Background: an optimization exercise with open tools, aiming at small area, a short achievable clock period and few clock cycles. Do not read the settings as production practice.
At most, simulation tests tie the RTL to the original design; equivalence was not proved.
The series may have gaps, and a smaller design here may also do less where the tests do not look.
Function not checked in run 2: the RTL went through the layout flow alone.

==> flow/design.v <==
`timescale 1ns / 1ps
module processor(clk,rst,ld,kernel,o_img_re,o_img_addr,i_img_data,
                 o_out_we,o_out_addr,o_out_data,o_complete);
input clk,rst,ld;
input [143:0] kernel;
output o_img_re;
output [16:0] o_img_addr;
input [7:0] i_img_data;
output o_out_we;
output [15:0] o_out_addr;
output [7:0] o_out_data;
output o_complete;
wire pc_ctrl_sig;
wire [31:0] new_pc,o_pc,o_instr;
wire [36:0] WB_DATA;
wire wb_en;
wire [2:0] o_ctrl_alu;
wire o_bse,o_rd_ctrl,o_en;
wire [5:0] o_funct;
wire [4:0] o_shift_amt;
wire [31:0] o_a,o_b,o_b_ex,o_se,o_aluout_ex,o_mem_data,o_aluout_mem;
wire [4:0] o_rd,o_rd_ex,o_rd_mem;
wire [2:0] o_ctrl_mux,o_ctrl_mux_ex;
wire complete;
assign o_complete = complete;
IF    instruction_fetch(clk,rst,ld,kernel,new_pc,pc_ctrl_sig,o_pc,o_instr,complete);
ID    instruction_decode(clk,rst,ld,wb_en,WB_DATA[36:32],WB_DATA[31:0],o_pc,o_instr,o_ctrl_alu,o_bse,o_funct,o_shift_amt,o_a,o_b,o_se,o_rd,o_ctrl_mux,new_pc,pc_ctrl_sig);
EX    execute(clk,rst,ld,o_ctrl_alu,o_bse,o_funct,o_shift_amt,o_a,o_b,o_se,o_rd,o_ctrl_mux,o_ctrl_mux_ex,o_aluout_ex,o_b_ex,o_rd_ex);
ME    memory (clk,rst,ld,o_ctrl_mux_ex,o_aluout_ex,o_rd_ex,o_img_re,o_img_addr,i_img_data,o_rd_ctrl,o_en,o_mem_data,o_aluout_mem,o_rd_mem);
MW    mem_write(o_ctrl_mux_ex,o_aluout_ex,o_b_ex,complete,o_out_we,o_out_addr,o_out_data);
WB    wirte_back(o_rd_ctrl,o_en,o_mem_data,o_aluout_mem,o_rd_mem,WB_DATA,wb_en);
endmodule
`timescale 1ns / 1ps
module p_c(clk,rst,ld,run,ppc,npc);
input clk,rst,ld,run;
input [31:0] ppc;
output reg [31:0] npc;
always @(posedge clk) begin
        if(rst | ld)
            npc <= 0;
        else if(run)
            npc <= ppc;
end
endmodule
module IRAM(mul_1,mul_2,mul_3,mul_4,mul_5,mul_6,mul_7,mul_8,mul_9,pc,instr);
input [15:0] mul_1,mul_2,mul_3,mul_4,mul_5,mul_6,mul_7,mul_8,mul_9;
input [31:0] pc;
output reg [31:0] instr;
localparam AAD   = 6'b000001,
           AADI  = 6'b000010,
           MULI  = 6'b000011,
           SUBI  = 6'b000100,
           BEQ   = 6'b000101,
           JUMP  = 6'b000110,
           STORE = 6'b000111,
           LOAD  = 6'b001000,
           NOOP  = 6'b001001;
localparam REG_0  = 5'b00000,
           REG_1  = 5'b00001,
           REG_2  = 5'b00010,
           REG_3  = 5'b00011,
           REG_4  = 5'b00100,
           REG_5  = 5'b00101,
           REG_6  = 5'b00110,
           REG_7  = 5'b00111,
           REG_8  = 5'b01000,
           REG_9  = 5'b01001,
           REG_10 = 5'b01010,
           REG_11 = 5'b01011,
           REG_12 = 5'b01100,
           REG_13 = 5'b01101,
           REG_14 = 5'b01110,
           REG_15 = 5'b01111,
           REG_16 = 5'b10000,
           REG_17 = 5'b10001,
           REG_18 = 5'b10010,
           REG_19 = 5'b10011,
           REG_20 = 5'b10100,
           REG_21 = 5'b10101,
           REG_22 = 5'b10110,
           REG_23 = 5'b10111,
           REG_24 = 5'b11000,
           REG_25 = 5'b11001,
           REG_26 = 5'b11010,
           REG_27 = 5'b11011,
           REG_28 = 5'b11100,
           REG_29 = 5'b11101,
           REG_30 = 5'b11110,
           REG_31 = 5'b11111;
always @(*) begin
            instr = {NOOP,REG_0 ,REG_0 ,16'b0000_0000_0000_0000};
            case (pc[31:2])
                0 : instr = {AADI,REG_0,REG_1,16'b0000_0000_0000_0000};      
                1 : instr = {AADI,REG_0,REG_2,16'b0000_0000_0000_0000};      
                2 : instr = {AADI,REG_0,REG_3,16'b0000_0000_0000_0000};      
                3 : instr = {AADI,REG_0,REG_4,16'b0000_0000_0000_0000};      
                4 : instr = {AADI,REG_0,REG_5,16'b0000_0000_0000_0000};      
                5 : instr = {AADI,REG_0,REG_6,16'b0000_0000_0000_0000};      
                6 : instr = {AADI,REG_0,REG_7,16'b0000_0000_0000_0000};      
                7 : instr = {AADI,REG_0,REG_8,16'b0000_0000_0000_0000};      
                8 : instr = {AADI,REG_0,REG_9,16'b0000_0000_0000_0000};      
                9 : instr = {AADI,REG_0,REG_10,16'b0000_0000_0000_0000};      
               10 : instr = {AADI,REG_0,REG_25,16'b0000_0000_0000_0000};      
               11 : instr = {AADI,REG_0,REG_26,16'b0000_0001_0000_0000};      
               12 : instr = {AADI,REG_0,REG_27,16'b0000_0000_0000_0000};      
               13 : instr = {AADI,REG_0,REG_28,16'b0000_0000_0000_0000};      
               14 : instr = {AADI,REG_0,REG_29,16'b0000_0000_0000_0000};      
               15 : instr = {AADI,REG_0,REG_30,16'b0000_0000_0000_0000};      
               16 : instr = {AADI,REG_0,REG_31,16'b0000_0000_0000_0000};      
               17 : instr = {NOOP,REG_0 ,REG_0 ,16'b0000_0000_0000_0000};      
               18 : instr = {NOOP,REG_0 ,REG_0 ,16'b0000_0000_0000_0000};      
               19 : instr = {NOOP,REG_0 ,REG_0 ,16'b0000_0000_0000_0000};      
               20 : instr = {NOOP,REG_0 ,REG_0 ,16'b0000_0000_0000_0000};      
               21 : instr = {NOOP,REG_0 ,REG_0 ,16'b0000_0000_0000_0000};      
               22 : instr = {MULI,REG_30,REG_29,16'b0000_0001_0000_0010};      
               23 : instr = {NOOP,REG_0 ,REG_0 ,16'b0000_0000_0000_0000};      
               24 : instr = {NOOP,REG_0 ,REG_0 ,16'b0000_0000_0000_0000};      
               25 : instr = {NOOP,REG_0 ,REG_0 ,16'b0000_0000_0000_0000};      
               26 : instr = {NOOP,REG_0 ,REG_0 ,16'b0000_0000_0000_0000};      
               27 : instr = {NOOP,REG_0 ,REG_0 ,16'b0000_0000_0000_0000};      
               28 : instr = {AAD ,REG_29,REG_31,REG_29,5'b00000,6'b000000};    
               29 : instr = {NOOP,REG_0 ,REG_0 ,16'b0000_0000_0000_0000};      
               30 : instr = {NOOP,REG_0 ,REG_0 ,16'b0000_0000_0000_0000};      
               31 : instr = {NOOP,REG_0 ,REG_0 ,16'b0000_0000_0000_0000};      
               32 : instr = {NOOP,REG_0 ,REG_0 ,16'b0000_0000_0000_0000};      
               33 : instr = {NOOP,REG_0 ,REG_0 ,16'b0000_0000_0000_0000};      
               34 : instr = {AADI,REG_29,REG_28,16'b0000_0001_0000_0010};      
               35 : instr = {AADI,REG_29,REG_27,16'b0000_0010_0000_0100};      
               36 : instr = {LOAD,REG_29,REG_1,16'b0000_0000_0000_0000};       
               37 : instr = {LOAD,REG_29,REG_2,16'b0000_0000_0000_0001};       
               38 : instr = {LOAD,REG_29,REG_3,16'b0000_0000_0000_0010};       
               39 : instr = {LOAD,REG_28,REG_4,16'b0000_0000_0000_0000};       
               40 : instr = {LOAD,REG_28,REG_5,16'b0000_0000_0000_0001};       
               41 : instr = {LOAD,REG_28,REG_6,16'b0000_0000_0000_0010};       
               42 : instr = {LOAD,REG_27,REG_7,16'b0000_0000_0000_0000};       
               43 : instr = {LOAD,REG_27,REG_8,16'b0000_0000_0000_0001};       
               44 : instr = {LOAD,REG_27,REG_9,16'b0000_0000_0000_0010};       
               45 : instr = {MULI,REG_1 ,REG_1,mul_1};                         
               46 : instr = {MULI,REG_2 ,REG_2,mul_2};                         
               47 : instr = {MULI,REG_3 ,REG_3,mul_3};                         
               48 : instr = {MULI,REG_4 ,REG_4,mul_4};                         
               49 : instr = {MULI,REG_5 ,REG_5,mul_5};                         
               50 : instr = {MULI,REG_6 ,REG_6,mul_6};                         
               51 : instr = {MULI,REG_7 ,REG_7,mul_7};                         
               52 : instr = {MULI,REG_8 ,REG_8,mul_8};                         
               53 : instr = {MULI,REG_9 ,REG_9,mul_9};                         
               54 : instr = {AAD ,REG_1 ,REG_2 ,REG_2 ,5'b00000,6'b000000};    
               55 : instr = {AAD ,REG_3 ,REG_4 ,REG_4 ,5'b00000,6'b000000};    
               56 : instr = {AAD ,REG_5 ,REG_6 ,REG_6 ,5'b00000,6'b000000};    
               57 : instr = {AAD ,REG_7 ,REG_8 ,REG_8 ,5'b00000,6'b000000};    
               58 : instr = {NOOP,REG_0 ,REG_0 ,16'b0000_0000_0000_0000};      
               59 : instr = {AAD ,REG_2 ,REG_9 ,REG_2 ,5'b00000,6'b000000};    
               60 : instr = {AAD ,REG_4 ,REG_6 ,REG_4 ,5'b00000,6'b000000};    
               61 : instr = {NOOP,REG_0 ,REG_0 ,16'b0000_0000_0000_0000};      
               62 : instr = {NOOP,REG_0 ,REG_0 ,16'b0000_0000_0000_0000};      
               63 : instr = {NOOP,REG_0 ,REG_0 ,16'b0000_0000_0000_0000};      
               64 : instr = {AAD ,REG_2 ,REG_8 ,REG_2 ,5'b00000,6'b000000};    
               65 : instr = {NOOP,REG_0 ,REG_0 ,16'b0000_0000_0000_0000};      
               66 : instr = {NOOP,REG_0 ,REG_0 ,16'b0000_0000_0000_0000};      
               67 : instr = {NOOP,REG_0 ,REG_0 ,16'b0000_0000_0000_0000};      
               68 : instr = {NOOP,REG_0 ,REG_0 ,16'b0000_0000_0000_0000};      
               69 : instr = {AAD ,REG_4 ,REG_2 ,REG_10 ,5'b00000,6'b000000};    
               70 : instr = {AADI ,REG_31 ,REG_31,16'b0000_0000_0000_0001};    
               71 : instr = {NOOP,REG_0 ,REG_0 ,16'b0000_0000_0000_0000};      
               72 : instr = {NOOP,REG_0 ,REG_0 ,16'b0000_0000_0000_0000};      
               73 : instr = {NOOP,REG_0 ,REG_0 ,16'b0000_0000_0000_0000};      
               74 : instr = {STORE,REG_25,REG_10 ,16'b0000_0000_0000_0000};    
               75 : instr = {AADI ,REG_25 ,REG_25,16'b0000_0000_0000_0001};    
               76 : instr = {BEQ  ,REG_31 ,REG_26,16'b0000_0000_0000_0011};    
               77 : instr = {NOOP,REG_0 ,REG_0 ,16'b0000_0000_0000_0000};      
               78 : instr = {NOOP,REG_0 ,REG_0 ,16'b0000_0000_0000_0000};      
               79 : instr = {JUMP , 26'b00_0000_0000_0000_0000_0001_0101};  
               80 : instr = {NOOP,REG_0 ,REG_0 ,16'b0000_0000_0000_0000};      
               81 : instr = {AADI ,REG_0 ,REG_31 ,16'b0000_0000_0000_0000};    
               82 : instr = {AADI ,REG_30 ,REG_30,16'b0000_0000_0000_0001};    
               83 : instr = {NOOP,REG_0 ,REG_0 ,16'b0000_0000_0000_0000};      
               84 : instr = {NOOP,REG_0 ,REG_0 ,16'b0000_0000_0000_0000};      
               85 : instr = {NOOP,REG_0 ,REG_0 ,16'b0000_0000_0000_0000};      
               86 : instr = {NOOP,REG_0 ,REG_0 ,16'b0000_0000_0000_0000};      
               87 : instr = {BEQ  ,REG_30 ,REG_26,16'b0000_0000_0000_0011};    
               88 : instr = {NOOP,REG_0 ,REG_0 ,16'b0000_0000_0000_0000};      
               89 : instr = {JUMP , 26'b00_0000_0000_0000_0000_0001_0101};  
               90 : instr = {NOOP,REG_0 ,REG_0 ,16'b0000_0000_0000_0000};      
               91 : instr = {NOOP,REG_0 ,REG_0 ,16'b0000_0000_0000_0000};      
               default : instr = {NOOP,REG_0 ,REG_0 ,16'b0000_0000_0000_0000};
            endcase
end
endmodule
module inc_pc(ppc,npc);
input  [31:0] ppc;
output [31:0] npc;
assign npc = ppc + 4;
endmodule
module if_mux(c_sig,inc_pc,jump_addr,pc);
input c_sig;
input [31:0] inc_pc;
input [31:0] jump_addr;
output reg [31:0] pc;
always @(*) begin
       case(c_sig)
             0 : pc = inc_pc;
             1 : pc = jump_addr;
             default : pc = inc_pc;
       endcase
end
endmodule
module IF(clk,rst,ld,kernel,new_pc,pc_ctrl_sig,o_pc,o_instr,comp);
input clk,rst,ld;
input [143:0] kernel;
input [31:0] new_pc;
input pc_ctrl_sig;
output reg [31:0] o_pc,o_instr;
output comp;
localparam NOOP_INSTR = {6'b001001,26'b0};
wire [31:0] ppc,npc,incre_pc;
wire [31:0] instr;
reg complete;
reg run;
reg [15:0] k1,k2,k3,k4,k5,k6,k7,k8,k9;
assign comp = complete;
always @(posedge clk) begin
      if(ld) begin
          k1 <= kernel[15:0];
          k2 <= kernel[31:16];
          k3 <= kernel[47:32];
          k4 <= kernel[63:48];
          k5 <= kernel[79:64];
          k6 <= kernel[95:80];
          k7 <= kernel[111:96];
          k8 <= kernel[127:112];
          k9 <= kernel[143:128];
      end
end
wire at_end = (npc[31:2] == 92);
always @(posedge clk) begin
      if(rst) begin
          run <= 0;
          complete <= 0;
      end
      else if(ld) begin
          run <= 1;
          complete <= 0;
      end
      else if(run & at_end) begin
          run <= 0;
          complete <= 1;
      end
end
p_c    pc(clk,rst,ld,run & ~at_end,ppc,npc);
IRAM   iram(k1,k2,k3,k4,k5,k6,k7,k8,k9,npc,instr);
inc_pc increment_pc(npc,incre_pc);
if_mux IF_mucx(pc_ctrl_sig,incre_pc,new_pc,ppc);
always @(posedge clk) begin
      if(rst | ld) begin
          o_pc <= 0;
          o_instr <= NOOP_INSTR;
      end
      else begin
          o_pc <= incre_pc;
          o_instr <= (run & ~at_end) ? instr : NOOP_INSTR;
      end
end
endmodule
`timescale 1ns / 1ps
module control_unit(opcode,c_sig);
input [5:0] opcode;
output reg [10:0]c_sig;
always @(*) begin
       case(opcode)
           1 : c_sig = 11'b0_0_0_0_0_000_0_0_1;  
           2 : c_sig = 11'b0_1_0_0_1_001_0_0_1;  
           3 : c_sig = 11'b0_1_0_0_1_010_0_0_1;  
           4 : c_sig = 11'b0_1_0_0_1_011_0_0_1;  
           5 : c_sig = 11'b1_0_1_0_0_111_0_0_0;  
           6 : c_sig = 11'b1_0_0_1_0_111_0_0_0;  
           7 : c_sig = 11'b0_1_0_0_1_001_0_1_0;  
           8 : c_sig = 11'b0_1_0_0_1_001_1_0_1;  
           default : c_sig = 11'b0_0_0_0_0_111_0_0_0;  
       endcase
end
endmodule
module sign_extend(in_1,out);
input [15:0] in_1;
output reg [31:0] out;
wire s_bit = in_1[15];
always @(*) begin
       out = {s_bit,{16{1'b0}},in_1[14:0]};
end
endmodule
module branch_npc_add(in_1,in_2,out);
input [31:0] in_1,in_2;
output reg [31:0] out;
always @(*) begin
     if(in_1[31] == in_2[31]) begin
           out[30:0] =   in_1[30:0] + in_2[30:0];
           out[31] = in_1[31];
     end
     else begin
          if(in_1[30:0] > in_2[30:0]) begin
                out[30:0] =   in_1[30:0] - in_2[30:0];
                out[31] = in_1[31];
          end
          else begin
                out[30:0] =   in_2[30:0] - in_1[30:0];
                out[31] = in_2[31];
          end
     end
end
endmodule
module regbank(clk,rs,rt,we,rd,i_data,a,b,comp_sig);
input clk;
input [4:0] rs,rt,rd;
input we;
input [31:0] i_data;
output reg [31:0] a,b;
output comp_sig;
reg [31:0] regs [0:31];
function exists;
input [4:0] n;
begin
      exists = (n >= 1 && n <= 10) || (n >= 25);
end
endfunction
always @(posedge clk) begin
      if(we && exists(rd))
            regs[rd] <= i_data;
end
always @(*) begin
      if(!exists(rs))
            a = 0;
      else if(we && rd == rs)
            a = i_data;
      else
            a = regs[rs];
      if(!exists(rt))
            b = 0;
      else if(we && rd == rt)
            b = i_data;
      else
            b = regs[rt];
end
assign comp_sig = (a == b);
endmodule
module ID(clk,rst,ld,i_we,i_rd,wb,i_pc,i_instr,o_ctrl_alu,o_bse,o_funct,o_shift_amt,o_a,o_b,o_se,o_rd,o_ctrl_mux,new_pc,pc_ctrl_sig);
input clk,rst,ld;
input i_we;
input [4:0]  i_rd;
input [31:0] wb;
input [31:0] i_pc,i_instr;
output reg [2:0] o_ctrl_alu;
output reg o_bse;
output reg [5:0] o_funct;
output reg [4:0] o_shift_amt;
output reg [31:0] o_a,o_b,o_se;
output reg [4:0] o_rd;
output reg [2:0] o_ctrl_mux;
output [31:0] new_pc;
output pc_ctrl_sig;
wire [10:0] c_sig;
wire [31:0] a,b,se,npc_se,npc_branch;
wire [4:0] rd;
wire comp_sig;
control_unit      cu(i_instr[31:26],c_sig);
regbank           reg_bank(clk,i_instr[25:21],i_instr[20:16],i_we,i_rd,wb,a,b,comp_sig);
sign_extend       sig_ext(i_instr[15:0],se);
assign rd = c_sig[9] ?  i_instr[20:16] : i_instr[15:11];
branch_npc_add bna({i_instr[15],{14{1'b0}},i_instr[14:0],2'b00},i_pc[31:0],npc_se);
assign npc_branch = (c_sig[8]&comp_sig) ? npc_se : i_pc[31:0];
assign new_pc = c_sig[7] ? {i_pc[31:28],i_instr[25:0],2'b00} : npc_branch;
assign pc_ctrl_sig = c_sig[10];
always @(posedge clk) begin
    o_ctrl_alu <= c_sig[5:3];
    o_bse <= c_sig[6];
    o_funct <= i_instr[5:0];
    o_shift_amt <= i_instr[10:6];
    o_a <= a;
    o_b <= b;
    o_se <= se;
    o_rd <= rd;
    if(rst | ld)
        o_ctrl_mux <= 3'b000;
    else
        o_ctrl_mux <= {c_sig[2],c_sig[1],c_sig[0]};
end
endmodule
`timescale 1ns / 1ps
module ctrl_alu(c_sig,i_func,i_shift_amt,func,shift_amt);
input [2:0]c_sig;
input [5:0] i_func;
input [4:0] i_shift_amt;
output reg [5:0] func;
output reg [4:0] shift_amt;
always @(*) begin
     shift_amt = i_shift_amt;
     case(c_sig)
          0 : func = i_func;       
          1 : func = 6'b0;         
          2 : func = 6'b000011;    
          3 : func = 6'b000001;    
          default : func = 6'b0;
     endcase
end
endmodule
module alu(func,shiftamt,a,b,o_data);
input [5:0] func;
input [4:0] shiftamt;
input [31:0] a,b;
output reg [31:0] o_data;
always @(*) begin
              o_data = 0;
              case(func)
                   0 : begin
                        if(a[31] == b[31]) begin
                             o_data[30:0] =   a[30:0] + b[30:0];
                             o_data[31] = a[31];
                        end
                       else begin
                            if(a[30:0] > b[30:0]) begin
                                  o_data[30:0] =   a[30:0] - b[30:0];
                                  o_data[31] =     a[31];
                            end
                       else begin
                                  o_data[30:0] =   b[30:0] - a[30:0];
                                  o_data[31] = b[31];
                       end
                  end
                   end
                   1 : o_data = a - b;
                   3 : begin
                         o_data[31]  = a[31]^b[31];
                         o_data[30:0]= a[30:0] * b[30:0];
                   end
                   4 : o_data = b >> shiftamt;
                   5 : o_data = b << shiftamt;
                   6 : o_data = a >> shiftamt;
                   7 : o_data = a << shiftamt;
                   default : o_data = 0;
              endcase
end
endmodule
module EX(clk,rst,ld,i_c_sig,i_bse,i_funct,i_shift_amt,i_a,i_b,i_se,i_rd,i_ctrl_mux,o_ctrl_mux,o_aluout,o_b,o_rd);
input clk,rst,ld;
input [2:0] i_c_sig;
input i_bse;
input [5:0] i_funct;
input [4:0] i_shift_amt;
input [31:0] i_a,i_b,i_se;
input [4:0] i_rd;
input [2:0] i_ctrl_mux;
output reg [2:0]  o_ctrl_mux;
output reg [31:0] o_aluout,o_b;
output reg [4:0]  o_rd;
wire [5:0] func;
wire [4:0] shift_amt;
wire [31:0] b_se,aluout;
ctrl_alu control_alu(i_c_sig,i_funct,i_shift_amt,func,shift_amt);
alu      ALU(func,shift_amt,i_a,b_se,aluout);
assign b_se = i_bse ? i_se : i_b;
always @(posedge clk) begin
      o_aluout   <= aluout;
      o_b        <= i_b;
      o_rd       <= i_rd;
      if(rst | ld)
            o_ctrl_mux <= 3'b000;
      else
            o_ctrl_mux <= i_ctrl_mux;
end
endmodule
`timescale 1ns / 1ps
module ME(clk,rst,ld,i_ctrl_mux_ex,i_aluout_ex,i_rd_ex,o_img_re,o_img_addr,i_img_data,o_rd_ctrl,o_en,o_mem_data,o_aluout_mem,o_rd_mem);
input clk,rst,ld;
input [2:0]  i_ctrl_mux_ex;
input [31:0] i_aluout_ex;
input [4:0]  i_rd_ex;
output o_img_re;
output [16:0] o_img_addr;
input [7:0] i_img_data;
output reg o_rd_ctrl,o_en;
output reg [31:0] o_mem_data,o_aluout_mem;
output reg [4:0] o_rd_mem;
assign o_img_re   = (i_ctrl_mux_ex[2:1] == 2);
assign o_img_addr = i_aluout_ex[16:0];
always @(posedge clk) begin
       o_rd_ctrl <= i_ctrl_mux_ex[2];
       if(rst | ld)
             o_en <= 1'b0;
       else
             o_en <= i_ctrl_mux_ex[0];
       o_mem_data <= {24'b0,i_img_data};
       o_aluout_mem <= i_aluout_ex;
       o_rd_mem <= i_rd_ex;
end
endmodule
module MW(i_ctrl_mux_ex,i_aluout_ex,i_b_ex,complete,o_we,o_addr,o_data);
input [2:0]  i_ctrl_mux_ex;
input [31:0] i_aluout_ex,i_b_ex;
input complete;
output o_we;
output [15:0] o_addr;
output reg [7:0] o_data;
assign o_we   = (i_ctrl_mux_ex[2:1] == 1) & ~complete;
assign o_addr = i_aluout_ex[15:0];
always @(*) begin
          if(i_b_ex[31] == 1)
              o_data = 8'b00000000;
          else if(i_b_ex >= 255)
              o_data = 8'b11111111;
          else
              o_data = i_b_ex[7:0];
end
endmodule
`timescale 1ns / 1ps
module WB(i_rd_ctrl,i_en,i_mem_data,i_aluout_mem,i_rd_mem,WB_DATA,o_we);
input i_rd_ctrl,i_en;
input [31:0] i_mem_data,i_aluout_mem;
input [4:0] i_rd_mem;
output [36:0] WB_DATA;
output o_we;
wire [31:0] data = i_rd_ctrl ? i_mem_data : i_aluout_mem;
assign WB_DATA = {i_rd_mem,data};
assign o_we = i_en;
endmodule
==> flow/run.sh <==
#!/bin/bash
# synth_recipe.tcl (not shown) runs the flow's synth.tcl, then flattens the netlist and writes it again
# the make line also repeats each setting of config.mk as NAME=value (left out here)
make -C /OpenROAD-flow-scripts/flow DESIGN_CONFIG=/design/flow/config.mk WORK_HOME=/design/flow/orfs CLKGATE_MAP_FILE= SYNTH_SCRIPT=/design/flow/synth_recipe.tcl finish
==> flow/config.mk <==
export PLATFORM = sky130hd
export DESIGN_NAME = processor
export DESIGN_NICKNAME = processor
export VERILOG_FILES = /design/flow/design.v
export SDC_FILE = /design/flow/constraint.sdc
export NUM_CORES = 4
export LEC_CHECK = 0
export CAP_MARGIN = 20
export CORE_MARGIN = 2
export CORE_UTILIZATION = 40
export SLEW_MARGIN = 20
==> flow/constraint.sdc <==
create_clock -name core_clock -period 11.0 [get_ports {clk}]
set_input_delay 2.2000 -clock core_clock [delete_from_list [all_inputs] [get_ports {clk}]]
set_output_delay 2.2000 -clock core_clock [all_outputs]
set_load 0.01 [all_outputs]
==> out/results.tsv, run 1 <==
metric	value	unit
status	no timing/DRC/antenna violations	
root buf cell	clkbuf_16	
first-pass GRT wire length	535000	microns
commonest cells in the netlist	edfxtp_1, nor2_1, nand2_1, inv_1, mux4_2	
critical path fanouts, max	16	
Hold Slack	0.270	ns
Worst EP arrival	9.69	ns
Placer Congestion	1.07	
area of the multi-input gates	0.0492	sq mm
GRT overflow	0	
multi-input gates	5891	
Post-Synth Simple-Gate Area	9.99	%
Vias	72800	
clock skew	0.0751	ns
number of synthesized register bits	1481	
area grow syn2layout	13.2	%
worst reg2reg path depth	22	
antenna-violating nets left	0	
cell taking the most area after synthesis	edfxtp_1	
Post-Synthesis Mean Instance Area	11.7	sq um
Reg clk slew, reported paths	0.06	ns
hold crit path type	reg2reg	
ys flop type	edfxtp_1	
CTS Buf Count	165	
Worst setup startpoint	instruction_decode.o_bse	
Syn Inst Count	8005	
sequential cell area	0.0414	sq mm
max incr delay on CP	0.70	ns
Post-synth EDFFs	1168	
Detailed Place HPWL	271000	microns
number of diodes	14	
Final non-clock buffer share	3.73	%
max cap viols	0	
grt peak-use layer	met2	
cts hold-fix bufs	0	
CTS sink cnt	1481	
Max Slew Vio Count	0	
met1 WL	146000	microns
All-Layer GR Usage	31.6	%
Async S/R FF share, synth	0	%
TNS Setup	0	ns
num sequential	1481	
die footprint	0.238	sq mm
library cells used by synthesis	108	
Min-Delay Path Depth	0	
Post-Synth XOR/XNOR Area	1.90	%
CP bufs+invs	4	
met3 Use GR	6.89	%
Worst Hold Launch	execute.o_rd[3]	
count of clock buffers in the final design	219	
clock-cell share of area	5.22	%
WL final	381000	microns
Seq/Total Area, Yosys	44.2	%
CP top delay family	adder cells	
compound-cell area share of the yosys netlist	11.7	%
Area contributors post-synth	edfxtp_1, mux4_2, fa_1	
count leader, synth	edfxtp_1	
reg-to-reg startpoint	instruction_decode.o_bse	
startpoint types	flop	
CP endpoint kind	flop	
worst r2r dst	execute.o_aluout[29]	
final hold violations	0	
main combinational cell family by area after synthesis	multiplexers	
# DRC	0	
number of global-route vias before repair	71800	
Placement Cell Area	0.100	sq mm
setup bufs post-CTS	0	
critical-path cell list	mux2i_2, buf_4, clkinv_1, ha_1, fa_1, inv_1, fa_1, fa_1, fa_1, inv_1, fa_1, fa_1, fa_1, fa_1, ha_1, nor2_1, or2_2, a311oi_1, o21ai_0, a21boi_0, mux2i_1, a211o_1	
ratio of cells with drive above 1 in the final layout	13.1	%
Inst Count DP	11400	
Setup violations, final	0	
multi-input combinational area share	46.5	%
most flop-heavy register	instruction_decode.reg_bank.regs	
f_max	112	MHz
met1 Usage GRT	41.0	%
Least-Margin Pin Slew	1.24	ns
Logic inverters	519	
multiplexer share of the synthesized area	14.9	%
initial antenna violation count	26	
number of flip-flops in the largest register	1024	
CP max-delay cell	clkinv_1	
met2 wire length	168000	microns
Hold Crit Endpoint	memory.o_rd_mem[3]	
capture point of the worst path	execute.o_aluout[29]	
worst reg2reg setup slack	2.05	ns
Max transition margin	17.2	%
nets@finish	9313	
Initial Utilization	40.2	%
post-cts gate resize count	0	
H-tree depth	4	
commonest non-fill, non-tap cells in the layout	edfxtp_1, nor2_1, nand2_1	
DR vias/cell	6.22	
most common cell after layout, fill and taps aside	edfxtp_1	
met3 routed WL	37900	microns
later-pin clock latency in the skew report	0.85	ns
Most common cell on crit path	fa_1	
YS warnings	14	
CTS tree	done	
DR pass1 iterations	8	
Period minus WS final	8.95	ns
Place WS	2.12	ns
GR Util met2	47.9	%
Setup CP Type	reg2reg	
IO Pins	199	
Starting DRT DRC Count	9189	
area share of fa/ha/maj cells after synthesis	11.7	%
Synth Cell Area	0.0935	sq mm
unrepaired setup endpoints after global routing	no	
largest net degree at the start of global routing	108	
Testbench counts for the RTL of run 1, summed over its fixed seeds: cycles 23,998,584.
Fig. 1: run 1, I/O pins on the die edge
Bar = 100 microns. Pins as bars across the die edge, other pins in grey.
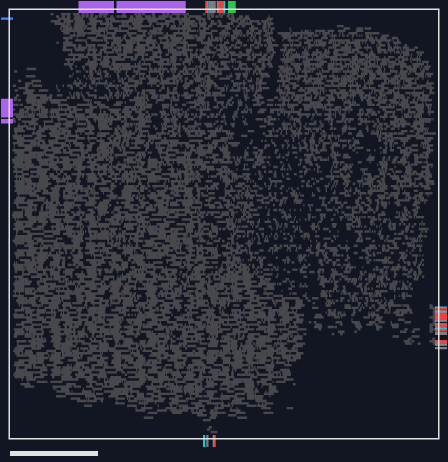
| colour | port | pins | direction | edge |
|---|---|---|---|---|
| purple | `kernel` | 144 | input | 126 north, 18 west |
| green | `o_out_data` | 8 | output | north |
| blue | `clk` | 1 | input | west |
| red | `o_out_addr` | 16 | output | 10 east, 5 north, 1 south |
| cyan | `o_img_addr` | 17 | output | 10 east, 5 north, 2 south |
all pins by edge: 152 north, 24 east, 19 west, 4 south
Die Wd: 488 microns
PortBufs: 198
Die H: 488 microns

Fig. 2: run 1, placed cells, one colour a class
Fill, decap, tap and diode cells in grey.
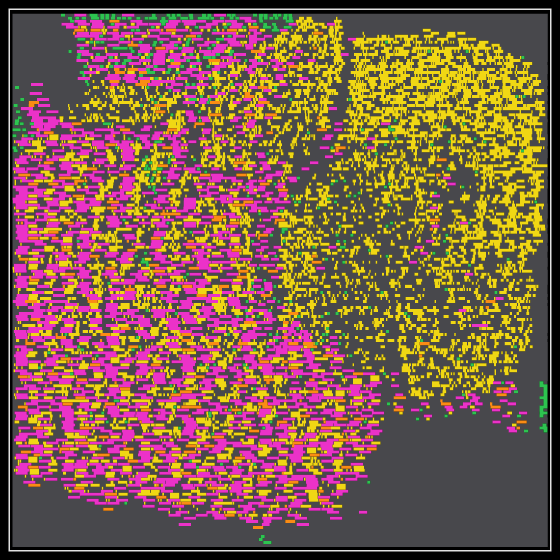
| colour | class | cells | share of their area |
|---|---|---|---|
| green | other buffers and delay cells | 453 | 3.9% |
| orange | clock drivers and dummy loads | 306 | 5.4% |
| magenta | flops | 1481 | 41% |
| yellow | all other logic | 6410 | 50% |
final instance area: 0.106 sq mm
area of the core: 0.233 sq mm
fraction of area in registers: 39.1%

Fig. 3: run 1, placement view
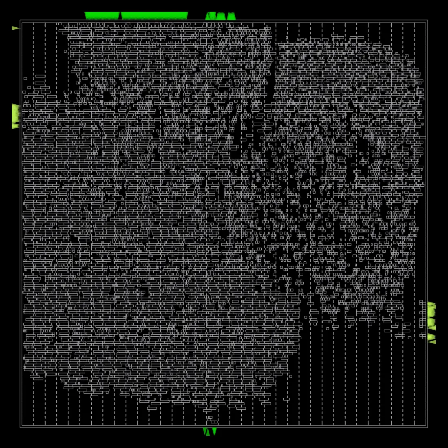
Row Count: 177
Taps Inserted: 3043
non-filler cells, final: 11700
final core occ: 45.5%
filler cell count: 21400

Fig. 4: run 1, wiring heat map
Bar = 100 microns. 24 x 24 tiles, from dark purple (low) to yellow (high), scaled to the fullest tile. Values are wire area over tile area, all layers added.
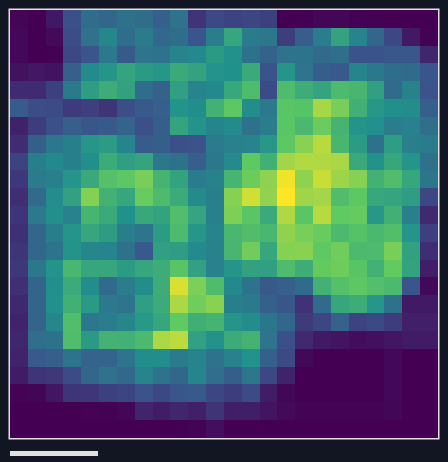

--- run 2: outline of the changes from run 1 ---
flow/design.v: 522 -> 4467 lines; modules unchanged: 0
  processor: edited, 31 -> 4466 lines
  removed: p_c, IRAM, inc_pc, if_mux, IF, control_unit, sign_extend, branch_npc_add, regbank, ID, ctrl_alu, alu, EX, ME, MW, WB
Fig. 5: run 2, wiring heat map
Bar = 100 microns. 37 x 37 tiles, from dark purple (low) to yellow (high), scaled to the fullest tile. Values are wire area over tile area, all layers added.
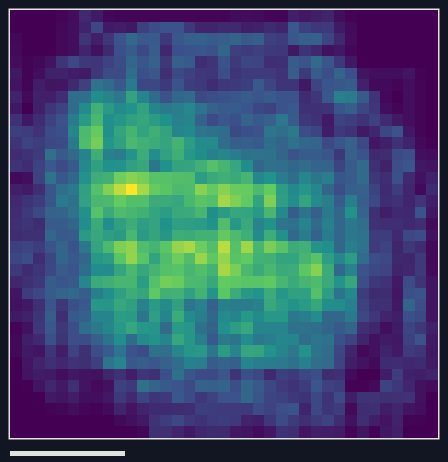
tiles over half the peak: 21%
densest ninth of the die: centre
nearly empty tiles: 9.7%
mean over tiles: 0.31
Vias: 40500
All-Layer GR Usage: 34.8%
WL final: 239000 microns
WL/cell: 34.8 microns

Fig. 6: run 2, I/O pins on the die edge
Bar = 100 microns. Pins as bars across the die edge, other pins in grey.
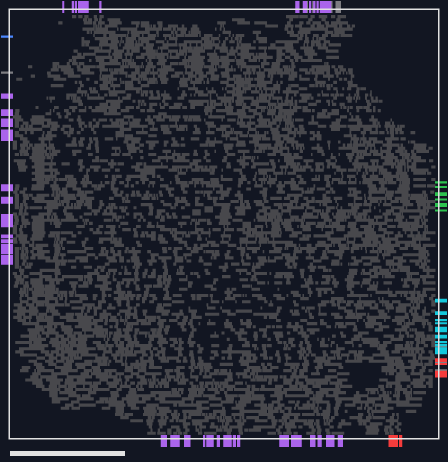
| colour | port | pins | direction | edge |
|---|---|---|---|---|
| cyan | `o_img_addr` | 17 | output | east |
| purple | `kernel` | 144 | input | 64 south, 51 west, 29 north |
| blue | `clk` | 1 | input | west |
| green | `o_out_data` | 8 | output | east |
| red | `o_out_addr` | 16 | output | 9 south, 7 east |
all pins by edge: 74 south, 53 west, 37 north, 35 east
Die H: 372 microns
Die Wd: 372 microns

Fig. 7: run 2, gate-type map
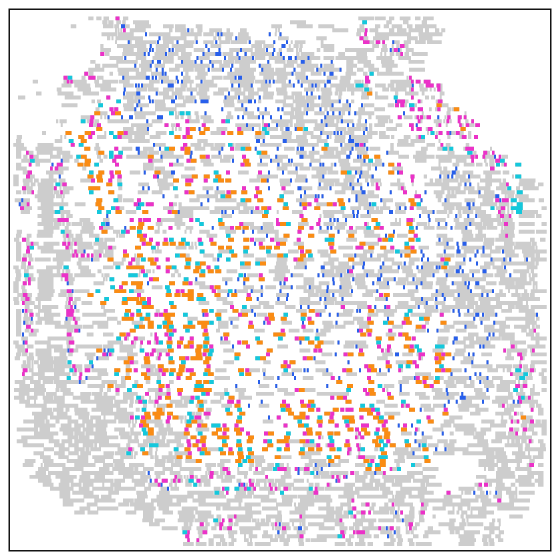
| colour | family | cells | most used |
|---|---|---|---|
| orange | multiplexers | 453 | mux2_2 |
| magenta | inverting AOI/OAI gates | 619 | a22oi_1 |
| blue | inverters | 672 | inv_1 |
| cyan | AND-OR and OR-AND gates | 294 | a22o_1 |
multi-input combinational area share: 52.2%
most common cell after layout, fill and taps aside: inv_1

==> run 2 against run 1 <==
- clock-buffer cell count decreased by 102
- synthesized area decreased by 42%
- worst hold slack improved by 0.042 ns
- clock skew increased by 0.0079 ns
- global-route usage increased by 3.2 points
- critical path depth decreased by 15
- maximum frequency increased by 78%
- highest routed layer is now met4
==> out/results.tsv, run 2 <==
metric	value	unit
Setup CP Type	reg2reg	
Synth Cell Area	0.0541	sq mm
initial antenna violation count	15	
CP endpoint kind	flop	
Post-Synth XOR/XNOR Area	3.45	%
met1 Usage GRT	41.9	%
Async S/R FF share, synth	0	%
Row Count	134	
Period minus WS final	5.01	ns
area of the core	0.134	sq mm
area grow syn2layout	13.4	%
DR pass1 iterations	6	
ratio of cells with drive above 1 in the final layout	14.9	%
CTS Buf Count	92	
grt peak-use layer	met2	
unrepaired setup endpoints after global routing	no	
sequential cell area	0.0185	sq mm
area of the multi-input gates	0.0320	sq mm
largest net degree at the start of global routing	102	
root buf cell	clkbuf_16	
reg-to-reg startpoint	sr36[6]	
commonest cells in the netlist	inv_1, fa_1, dfxtp_1, mux2_2, nand2_1	
hold crit path type	reg2reg	
Logic inverters	672	
Area contributors post-synth	fa_1, dfxtp_1, edfxtp_1	
count leader, synth	inv_1	
number of diodes	6	
critical path fanouts, max	21	
compound-cell area share of the yosys netlist	12.6	%
cell taking the most area after synthesis	fa_1	
filler cell count	12500	
clock skew	0.0830	ns
clock-cell share of area	5.41	%
Worst setup startpoint	sr36[6]	
main combinational cell family by area after synthesis	adder cells	
met1 WL	91200	microns
PortBufs	198	
final hold violations	0	
Max Slew Vio Count	0	
CP max-delay cell	nor2b_2	
Placer Congestion	1.08	
Most common cell on crit path	fa_1	
antenna-violating nets left	0	
Worst EP arrival	5.60	ns
startpoint types	flop	
Placement Cell Area	0.0578	sq mm
library cells used by synthesis	73	
CTS sink cnt	811	
Hold Crit Endpoint	sr18[3]	
ys flop type	dfxtp_1	
H-tree depth	3	
Reg clk slew, reported paths	0.06	ns
met2 wire length	101000	microns
die footprint	0.138	sq mm
Final non-clock buffer share	4.51	%
TNS Setup	0	ns
Post-synth EDFFs	221	
YS warnings	1	
worst r2r dst	p1[138]	
Inst Count DP	6687	
CP bufs+invs	1	
Post-Synthesis Mean Instance Area	10.9	sq um
Detailed Place HPWL	179000	microns
area share of fa/ha/maj cells after synthesis	26.2	%
number of synthesized register bits	811	
number of flip-flops in the largest register	152	
commonest non-fill, non-tap cells in the layout	inv_1, fa_1, dfxtp_1	
met3 routed WL	26400	microns
worst reg2reg path depth	7	
GRT overflow	0	
CTS tree	done	
Post-Synth Simple-Gate Area	7.37	%
Least-Margin Pin Slew	1.33	ns
non-filler cells, final	6878	
IO Pins	199	
Min-Delay Path Depth	0	
met3 Use GR	13.6	%
final core occ	45.8	%
post-cts gate resize count	0	
max cap viols	0	
multi-input gates	3156	
Place WS	6.36	ns
first-pass GRT wire length	327000	microns
final instance area	0.0613	sq mm
number of global-route vias before repair	40400	
Yosys top cell area share	23.1	%
worst reg2reg setup slack	5.99	ns
setup bufs post-CTS	0	
# DRC	0	
status	no timing/DRC/antenna violations	
Taps Inserted	1768	
max incr delay on CP	1.06	ns
Starting DRT DRC Count	4664	
critical-path cell list	nor2b_2, a22oi_1, fa_1, fa_1, inv_1, fa_1, fa_1	
Worst Hold Launch	sr17[3]	
capture point of the worst path	p1[138]	
f_max	199	MHz
Syn Inst Count	4947	
later-pin clock latency in the skew report	0.78	ns
Max transition margin	11.7	%
most flop-heavy register	p1	
Crit path depth	7	
DR vias/cell	5.89	
CP top delay family	adder cells	
num sequential	811	
GR Util met2	50.6	%
multiplexer share of the synthesized area	9.43	%
count of clock buffers in the final design	117	
Seq/Total Area, Yosys	34.1	%
Initial Utilization	40.4	%
cts hold-fix bufs	0	
Setup violations, final	0	
fraction of area in registers	30.1	%
nets@finish	5939	
Hold Slack	0.312	ns

==> what the ideal ports hide <==
No port has a modelled driver above. Below, the same layouts with a new extraction and two added sets of constraints.
Step 1 sets driving cells, clkbuf_16 on the clock port and buf_2 on the other inputs (assumed; they add their load-dependent delay and slew).
Step 2 also shifts input and output timing later by t, the mid clock arrival at the registers, as if the neighbouring blocks saw the same clock.
Three values: ideal ports, drivers, drivers and shift; two values: the first two.
run	t, ns	slack for setup (ns)	worst data-port slew with drivers (ns)
run 1	0.912	2.055 / 2.055 / 2.055	0.11
run 2	0.818	5.987 / 5.987 / 5.987	0.06
After both steps every run listed still meets setup and hold.
